What follows belongs to an exercise in optimizing a design on an open flow for small area and a short achievable clock period; a production flow would make more cautious choices. Function was checked by simulation only, so behaviour that the tests miss may differ from the original.

**Run 1: metal 4**

(1 px per µm) Supply wires on this layer in gray.
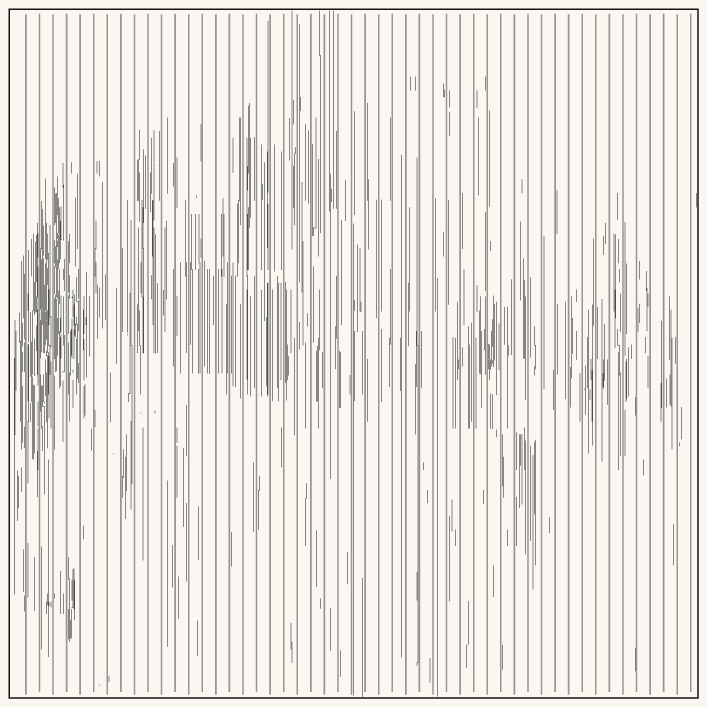
**Run 1: sequential cells grouped by signal name**

(1 px per µm) Other sequential cells in the stronger gray, the rest of the logic in the fainter gray.
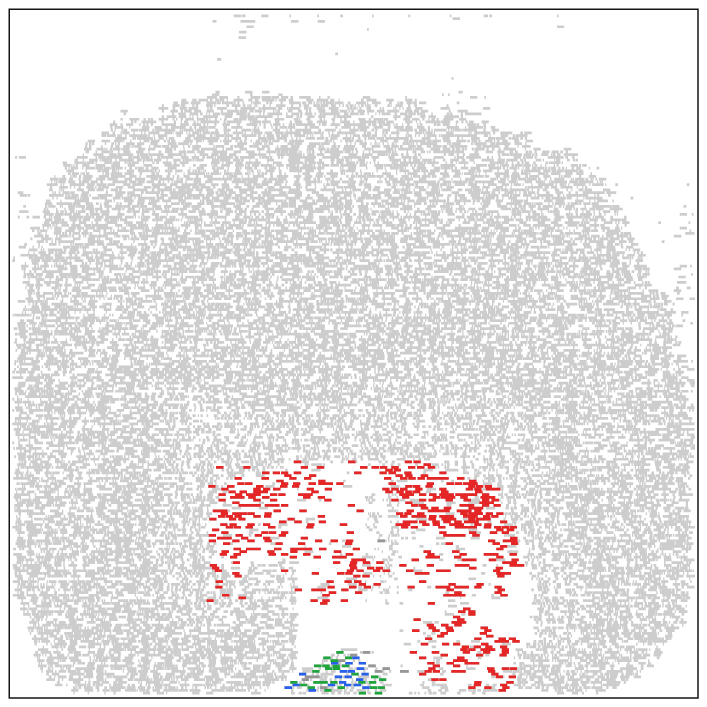
**Run 1: met2 routing**

(1 px per µm)
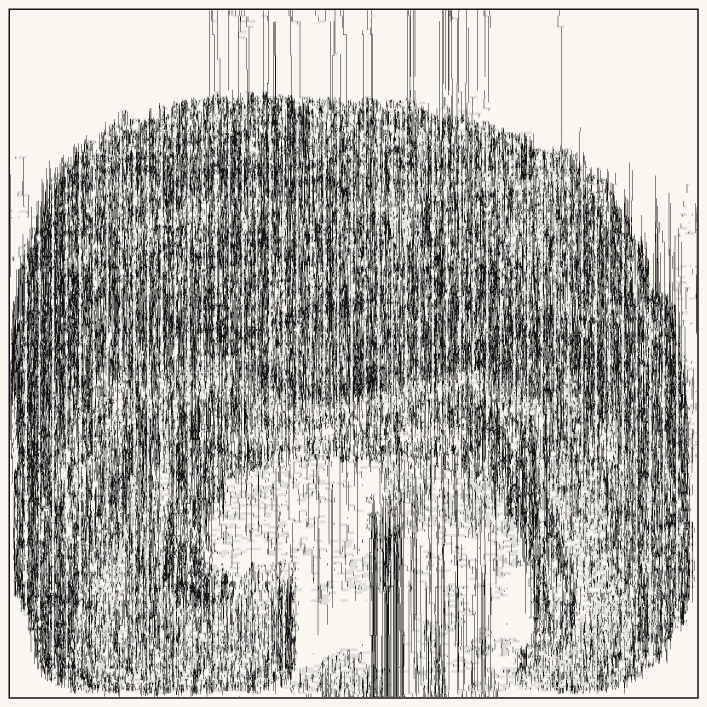
**Run 1: placement by cell class**

(1 px per µm) Fill, decap, tap and diode cells in gray.
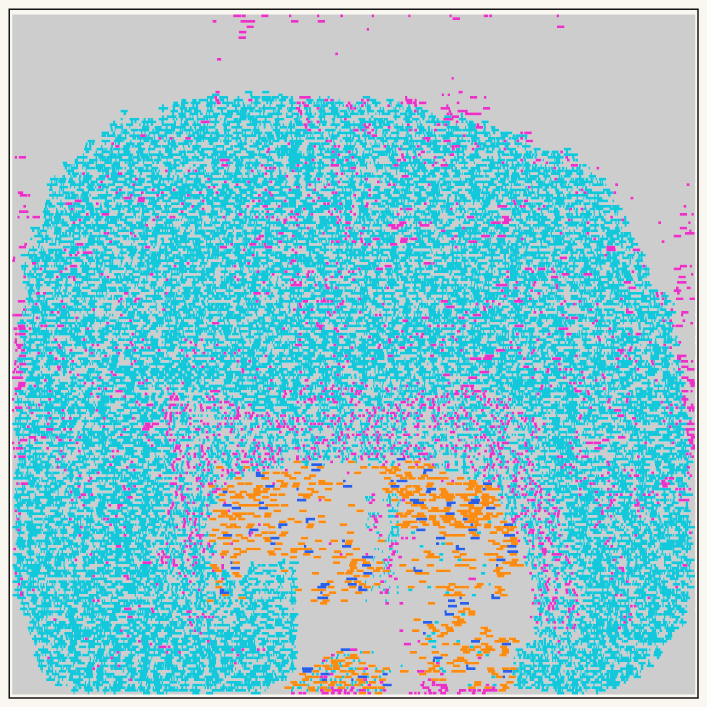
## flow/config.mk

```make
export PLATFORM = sky130hd
export DESIGN_NAME = mul
export DESIGN_NICKNAME = mul
export VERILOG_FILES = /design/flow/design.v
export SDC_FILE = /design/flow/constraint.sdc
export NUM_CORES = 4
export LEC_CHECK = 0
export CAP_MARGIN = 20
export CORE_MARGIN = 2
export CORE_UTILIZATION = 40
export SETUP_SLACK_MARGIN = 0.4
export SLEW_MARGIN = 20
```

## flow/constraint.sdc

```tcl
create_clock -name core_clock -period 12.0 [get_ports {clk}]
set_input_delay 2.4000 -clock core_clock [delete_from_list [all_inputs] [get_ports {clk}]]
set_output_delay 2.4000 -clock core_clock [all_outputs]
set_load 0.01 [all_outputs]
```

## flow/design.v

```verilog
module mul(clk,
	   reset,
	   is_signed,
	   is_high,
	   go,
	   is_mulw,
	   src_A,
	   src_B,
	   rob_ptr_in,
	   prf_ptr_in,
	   y,
	   complete,
	   rob_ptr_out,
	   prf_ptr_val_out,
	   prf_ptr_out);
   input logic clk;
   input logic reset;
   input logic is_signed;
   input logic is_high;
   input logic go;
   input logic is_mulw;
   input logic [64-1:0] src_A;
   input logic [64-1:0] src_B;
   input logic [5-1:0] rob_ptr_in;
   input logic [7-1:0] prf_ptr_in;
   output logic [64-1:0] 	     y;
   output logic 			  complete;
   output logic [5-1:0] 	  rob_ptr_out;
   output logic 			  prf_ptr_val_out;
   output logic [7-1:0] prf_ptr_out;
   logic [3:0] 		      r_is_high;
   logic [3:0]		      r_is_mulw;
   logic [3:0] 		      r_complete;
   logic [3:0] 			   r_gpr_val;
   logic [7-1:0] 		   r_gpr_ptr[3:0];
   logic [5-1:0] 		   r_rob_ptr[3:0];
   assign complete = r_complete[3];
   assign rob_ptr_out = r_rob_ptr[3];
   assign prf_ptr_val_out = r_gpr_val[3];
   assign prf_ptr_out = r_gpr_ptr[3];
   logic [(64*2)-1:0] 			   t_mul;
   logic [(64*2)-1:0] 			   r_mul[3:0];
   wire [(64*2)-1:0]			   w_sext_A = {{64{src_A[64-1]}}, src_A};
   wire [(64*2)-1:0] 			   w_sext_B = {{64{src_B[64-1]}}, src_B};
   wire [63:0]					   w_mulw = {{32{r_mul[3][31]}}, r_mul[3][31:0]};
   always_comb
     begin
	t_mul = is_signed ? ($signed(w_sext_A) * $signed(w_sext_B)) 
	  : src_A * src_B;
	if(r_is_high[3]			   )
	  begin
	     y = r_mul[3][(64*2)-1:64];
	  end
	else
	  begin
	     y = r_is_mulw[3] ? w_mulw : r_mul[3][64-1:0];	     
	  end
     end  
   always_ff@(posedge clk)
     begin
	r_mul[0] <= t_mul;
	for(integer i = 1; i <= 3; i=i+1)
	  begin
	     r_mul[i] <= r_mul[i-1];
	  end
     end
   always_ff@(posedge clk)
     begin
	if(reset)
	  begin
	     for(integer i = 0; i <= 3; i=i+1)
	       begin
		  r_rob_ptr[i] <= 'd0;
		  r_gpr_ptr[i] <= 'd0;
	       end
	     r_complete <= 'd0;
	     r_gpr_val <= 'd0;
	     r_is_high <= 'd0;
	     r_is_mulw <= 'd0;
	  end
	else
	  begin
	     for(integer i = 0; i <= 3; i=i+1)
	       begin
		  if(i == 0)
		    begin
		       r_complete[0] <= go;
		       r_is_high[0] <= is_high;
		       r_rob_ptr[0] <= rob_ptr_in;
		       r_gpr_val[0] <= go;
		       r_gpr_ptr[0] <= prf_ptr_in;
		       r_is_mulw[0] <= is_mulw;
		    end
		  else
		    begin
		       r_complete[i] <= r_complete[i-1];
		       r_is_high[i] <= r_is_high[i-1];
		       r_rob_ptr[i] <= r_rob_ptr[i-1];
		       r_gpr_val[i] <= r_gpr_val[i-1];
		       r_gpr_ptr[i] <= r_gpr_ptr[i-1];
		       r_is_mulw[i] <= r_is_mulw[i-1];
		    end
	       end
	  end
     end  
endmodule
```

## flow/run.sh

```bash
#!/bin/bash
# synth_recipe.tcl (not shown) runs the flow's synth.tcl, then flattens the netlist and writes it again
# the make line also repeats each setting of config.mk as NAME=value (left out here)
make -C /OpenROAD-flow-scripts/flow DESIGN_CONFIG=/design/flow/config.mk WORK_HOME=/design/flow/orfs CLKGATE_MAP_FILE= SYNTH_SCRIPT=/design/flow/synth_recipe.tcl finish
```

==> flow_results.org <==
** Status
- Run status :: no timing/DRC/antenna violations

** Logic synthesis
- The mapped netlist covers 187000 µm².
- The most used flip-flop cell after synthesis is sky130_fd_sc_hd__dfxtp_1.
- By area the synthesized netlist is led by sky130_fd_sc_hd__fa_1, sky130_fd_sc_hd__inv_1, sky130_fd_sc_hd__and2_1.
- Averaged over all synthesized cells, the footprint is 9.52 µm².
- During synthesis, Yosys emitted a total of 4 warnings.
- Synthesis-stage register bit count :: 572
- Adder-cell area share of the yosys netlist :: 0.624
- Area fraction of the dominant cell type after synthesis :: 0.564
- The synthesized-area fraction occupied by ao, oa, aoi and oai cells was 0.0363.
- The portion of synthesized area spent on multiplexers is 0.00273.
- Of the total synthesized cell area, the portion taken by XOR and XNOR cells is 0.0123.
- The share of the Yosys chip area taken by registers is 0.0613.
- After synthesis, the share of flip-flops with an asynchronous set or reset is 0.
- Post-synth top cells :: sky130_fd_sc_hd__inv_1, sky130_fd_sc_hd__fa_1, sky130_fd_sc_hd__nand2_1, sky130_fd_sc_hd__and2_1, sky130_fd_sc_hd__clkbuf_1
- Nets in the synthesized netlist :: 25900
- Of the total synthesized cell area, the portion taken by AND, OR, NAND and NOR gates is 0.135.
- Yosys mapped a number of flops with a built-in enable equal to 0.
- Of all cell types, the one taking the most synthesized area is sky130_fd_sc_hd__fa_1.
- Counting every instance in the synthesized netlist gives 19600.
- In this run, distinct cell masters in the synthesized netlist total 72.
- By area, the combinational part of the netlist is dominated by adder cells.
- The most common cell in the synthesized netlist is sky130_fd_sc_hd__inv_1.

** Critical path
- By startpoint and endpoint, the worst setup path is classified as in -> reg.
- Broken down by cell family, the worst path's largest delay share belongs to adder cells.
- Slowest library cell on the worst path :: sky130_fd_sc_hd__fa_2
- In this run the critical register-to-register path is launched from r_is_mulw[2]$_SDFF_PP0_.
- Delay contributed by the slowest stage of the critical path :: 0.64 ns
- For the worst setup path, the data arrival time is 12.02 ns.
- Slack of the worst reg-to-reg path :: 11.22 ns
- Crit path launch :: src_B[14]
- Measured in cells, the most critical reg-to-reg path has a length of 1.
- Counting both buffers and inverters, the worst setup path holds a total of 12.
- Capturing point of the worst reg2reg path :: r_is_mulw[3]$_SDFF_PP0_
- STA classifies the critical path endpoint as a flop.
- Most frequent CP cell :: sky130_fd_sc_hd__fa_1
- In this run the worst path has a maximum fanout of 23.
- STA puts the critical path data required time at 12.44 ns.
- STA classifies the critical path startpoint as an input pin.

** Die
- Tap Cells :: 6174
- In this run the standard cell core region covers 464000 µm².
- The floorplan step defined a die boundary enclosing 472000 µm².
- Measured along the y axis, the die boundary spans 687 µm.
- Horizontal extent of the die :: 687 µm
- The initial utilization of the core area, before any placement, comes to 0.402.
- I/O pin cnt :: 224
- Placement row count :: 250

** Finish
- Of the total standard cell area in the layout, the multi-input combinational portion is 0.716.
- Count of non-CTS inverters in the layout :: 5280
- The final layout contains 27100 nets.
- Regs by FF count :: r_mul x512, r_gpr_ptr x28, r_rob_ptr x20
- Portion of the layout cell area used by clock cells :: 0.00976
- Number of clock buffers in the layout :: 74
- Register share of the cell area :: 0.0538
- Of all the cell area in the finished design, non-clock buffers hold 0.0907.
- Leaving out fill and tap cells, the most frequent cells in the layout are sky130_fd_sc_hd__inv_1, sky130_fd_sc_hd__fa_1, sky130_fd_sc_hd__nand2_1.
- The filler cells instantiated in the layout total 44700.
- Nonclk buf count :: 2210
- Summing all multi-input logic gate instances after layout gives 152000 µm².
- Multi-input combinational gate total :: 12700
- Cell kind with the greatest summed area :: multi-input gates
- Area growth from synthesis to layout :: 13.9%
- The design has 572 sequential cells.
- In the final layout, the share of cells above drive strength 1 is 0.119.
- Largest register by flop count :: r_mul
- Number of flip-flops in the largest register :: 512
- Most common library cell in the layout ignoring fill and taps :: sky130_fd_sc_hd__inv_1
- For this run, the share of the core covered by cells in the final layout is 0.458.
- In the final layout, flip-flops and latches occupy 11500 µm².
- 45 antenna diodes ended up in the layout.

** Hold path
- For hold timing, the worst endpoint is r_mul[3][116]$_DFF_P_.
- Hold Crit Start :: r_mul[2][116]$_DFF_P_
- Worst hold path depth :: 0
- The path class of the tightest hold or removal check is reg -> reg.

** Global routing
- The initial antenna violation count is 54.
- The first global-routing pass estimated 916000 µm of wire.
- All-Layer GR Usage :: 0.259
- After global routing, the most crowded layer is met2.
- Vias in the first global route :: 148000
- Grt met1 use :: 0.330
- Met3 usage :: 0.0336
- In the global route stage, met2 resource usage came out at 0.443.
- Pin count of the biggest net entering global routing :: 154
- Total congestion overflow :: 0

** Clock tree
- TritonCTS clock tree :: yes
- The H-tree was split into 2 levels.
- Root buf cell :: sky130_fd_sc_hd__clkbuf_16
- Source-to-sink clock delay at the later pin of the worst-skew pair :: 0.63 ns
- Hold repair after CTS inserted 0 buffers.
- For this design, the sink count on the clock tree is 572.
- Clock-pin slew was measured on the worst setup and hold paths at 0.07 ns.
- Post-cts repair resize count :: 67
- In this run the deepest clock path goes through 3 buffers.
- Number of buffers created by CTS :: 57
- In this run the post-CTS setup repair buffer count came out at 0.

** Route
- Once detail routing completed, the nets flagged for antenna violations numbered 0.
- Initial detailed-routing violation count :: 8579
- In the detailed route, the total length drawn on met3 is 36400 µm.
- The highest layer touched by signal routing is met5.
- The pre-antenna-repair detailed-routing pass consisted of 6 iterations.
- After detailed routing, the average wire length per cell comes to 22.3 µm.
- Met2 Routed Length :: 296000 µm
- DRC violations left :: 0
- Total routed wire length on the met1 layer :: 238000 µm
- Vias per std cell :: 4.94

** Timing
- Headroom to the max-slew limit came out at 0.284.
- In the finished design, the share of the clock period the worst path needs comes to 0.965.
- RSZ-0062 raised after global routing :: yes
- Slew at the pin with the worst max-slew slack :: 1.07 ns
- Setup violations remaining at the end of the flow were counted as 0.
- The number of slew-limit violations in the final report was 0.
- Maximum frequency from static timing analysis :: 0.0864 GHz
- Min Clock Period, post-route :: 11.58 ns
- Hold is met by 0.301 ns.
- Post-Route Skew :: 0.0272 ns
- Final hold violation count :: 0
- Aggregate negative setup slack :: 0 ns

** Placed design
- I/O Buffers :: 223
- Detailed Place HPWL :: 534000 µm
- Routability congestion estimate from global placement :: 0.962

** Job
- Max Cap Violations :: 0
About 'metal 4':
The layer carries 32.9 mm of wire. The longest straight run is 503 µm.
wire length after detailed routing: 604000 µm
vias after detailed routing: 134000

About 'sequential cells grouped by signal name':
Key: red = `r_mul` [sequential cells 512]; blue = `r_rob_ptr` [sequential cells 20, where bottom center]; green = `r_gpr_ptr` [sequential cells 28, where bottom center]

About 'met2 routing':
The longest straight run is 180 µm. The wires run mostly vertical. 23463 nets have wire on it. The layer holds 49% of the routed length.

About 'placement by cell class':
Key: cyan = all other logic [cells 17945, share of their area 84%]; orange = flip-flops [cells 572, share of their area 5.6%]; blue = clock drivers and dummy loads [cells 105, share of their area 1.0%]; magenta = other buffers and delay cells [cells 2210, share of their area 9.4%]

==> run 1: worst max path at each step <==
stage / end / slack, ns / cells past startpoint
final: r_mul[0][115]$_DFF_P_ / 0.42 / 37
after global placement: r_mul[0][115]$_DFF_P_ / -1.14 / 34
after global routing: r_mul[0][115]$_DFF_P_ / 0.30 / 34
after detailed placement: r_mul[0][115]$_DFF_P_ / -1.20 / 34
after floorplan: r_mul[0][126]$_DFF_P_ / 0.16 / 34
after CTS: r_mul[0][115]$_DFF_P_ / 0.37 / 37
==> run 1: stage by stage <==
stage	setup slack, ns	instances	area, µm²
2_1_floorplan	0.164	19600	187000
3_3_place_gp	-1.14	26800	208000
3_5_place_dp	-1.20	26800	208000
4_1_cts	0.372	26900	211000
5_1_grt	0.296	27000	213000
6_report	0.423	27100	213000
==> run 1: logic make-up (layout without fill, tap and decap cells) <==
| family | after synthesis | after routing |
|---|---|---|
| buffers and inverters | 6369 | 7595 |
| adder cells (fa/ha/maj) | 6158 | 6158 |
| AND/OR/NAND/NOR | 5070 | 5070 |
| AO/OA/AOI/OAI | 1127 | 1127 |
| flip-flops | 572 | 572 |
| XOR/XNOR | 263 | 263 |
| multiplexers | 47 | 47 |
| other | 0 | 45 |

[port drivers added, routing unchanged]
No port has a modelled driver above. Below, the same layout with a new extraction and two added sets of constraints. Step 1 sets driving cells, clkbuf_16 on the clock port and buf_2 on the other inputs (assumed; they add their load-dependent delay and slew). Step 2 moves the port delays by t, midway between the first and last clock arrival at a register: inputs arrive t later, outputs are due t later. That takes back most of the time a late clock gives input paths. Slacks: ideal ports / drivers / drivers and shift; pairs: ideal ports / drivers.
shift t [ns]: 0.670
setup WS [ns]: 0.423 / 0.295 / -0.375
latest minus earliest clock arrival (ns): 0.035 / 0.034
With both steps, setup timing fails in this run, where it was met with ideal ports. For this run, drivers alone change the setup slack by -0.128 ns; drivers and shift together by -0.798 ns.
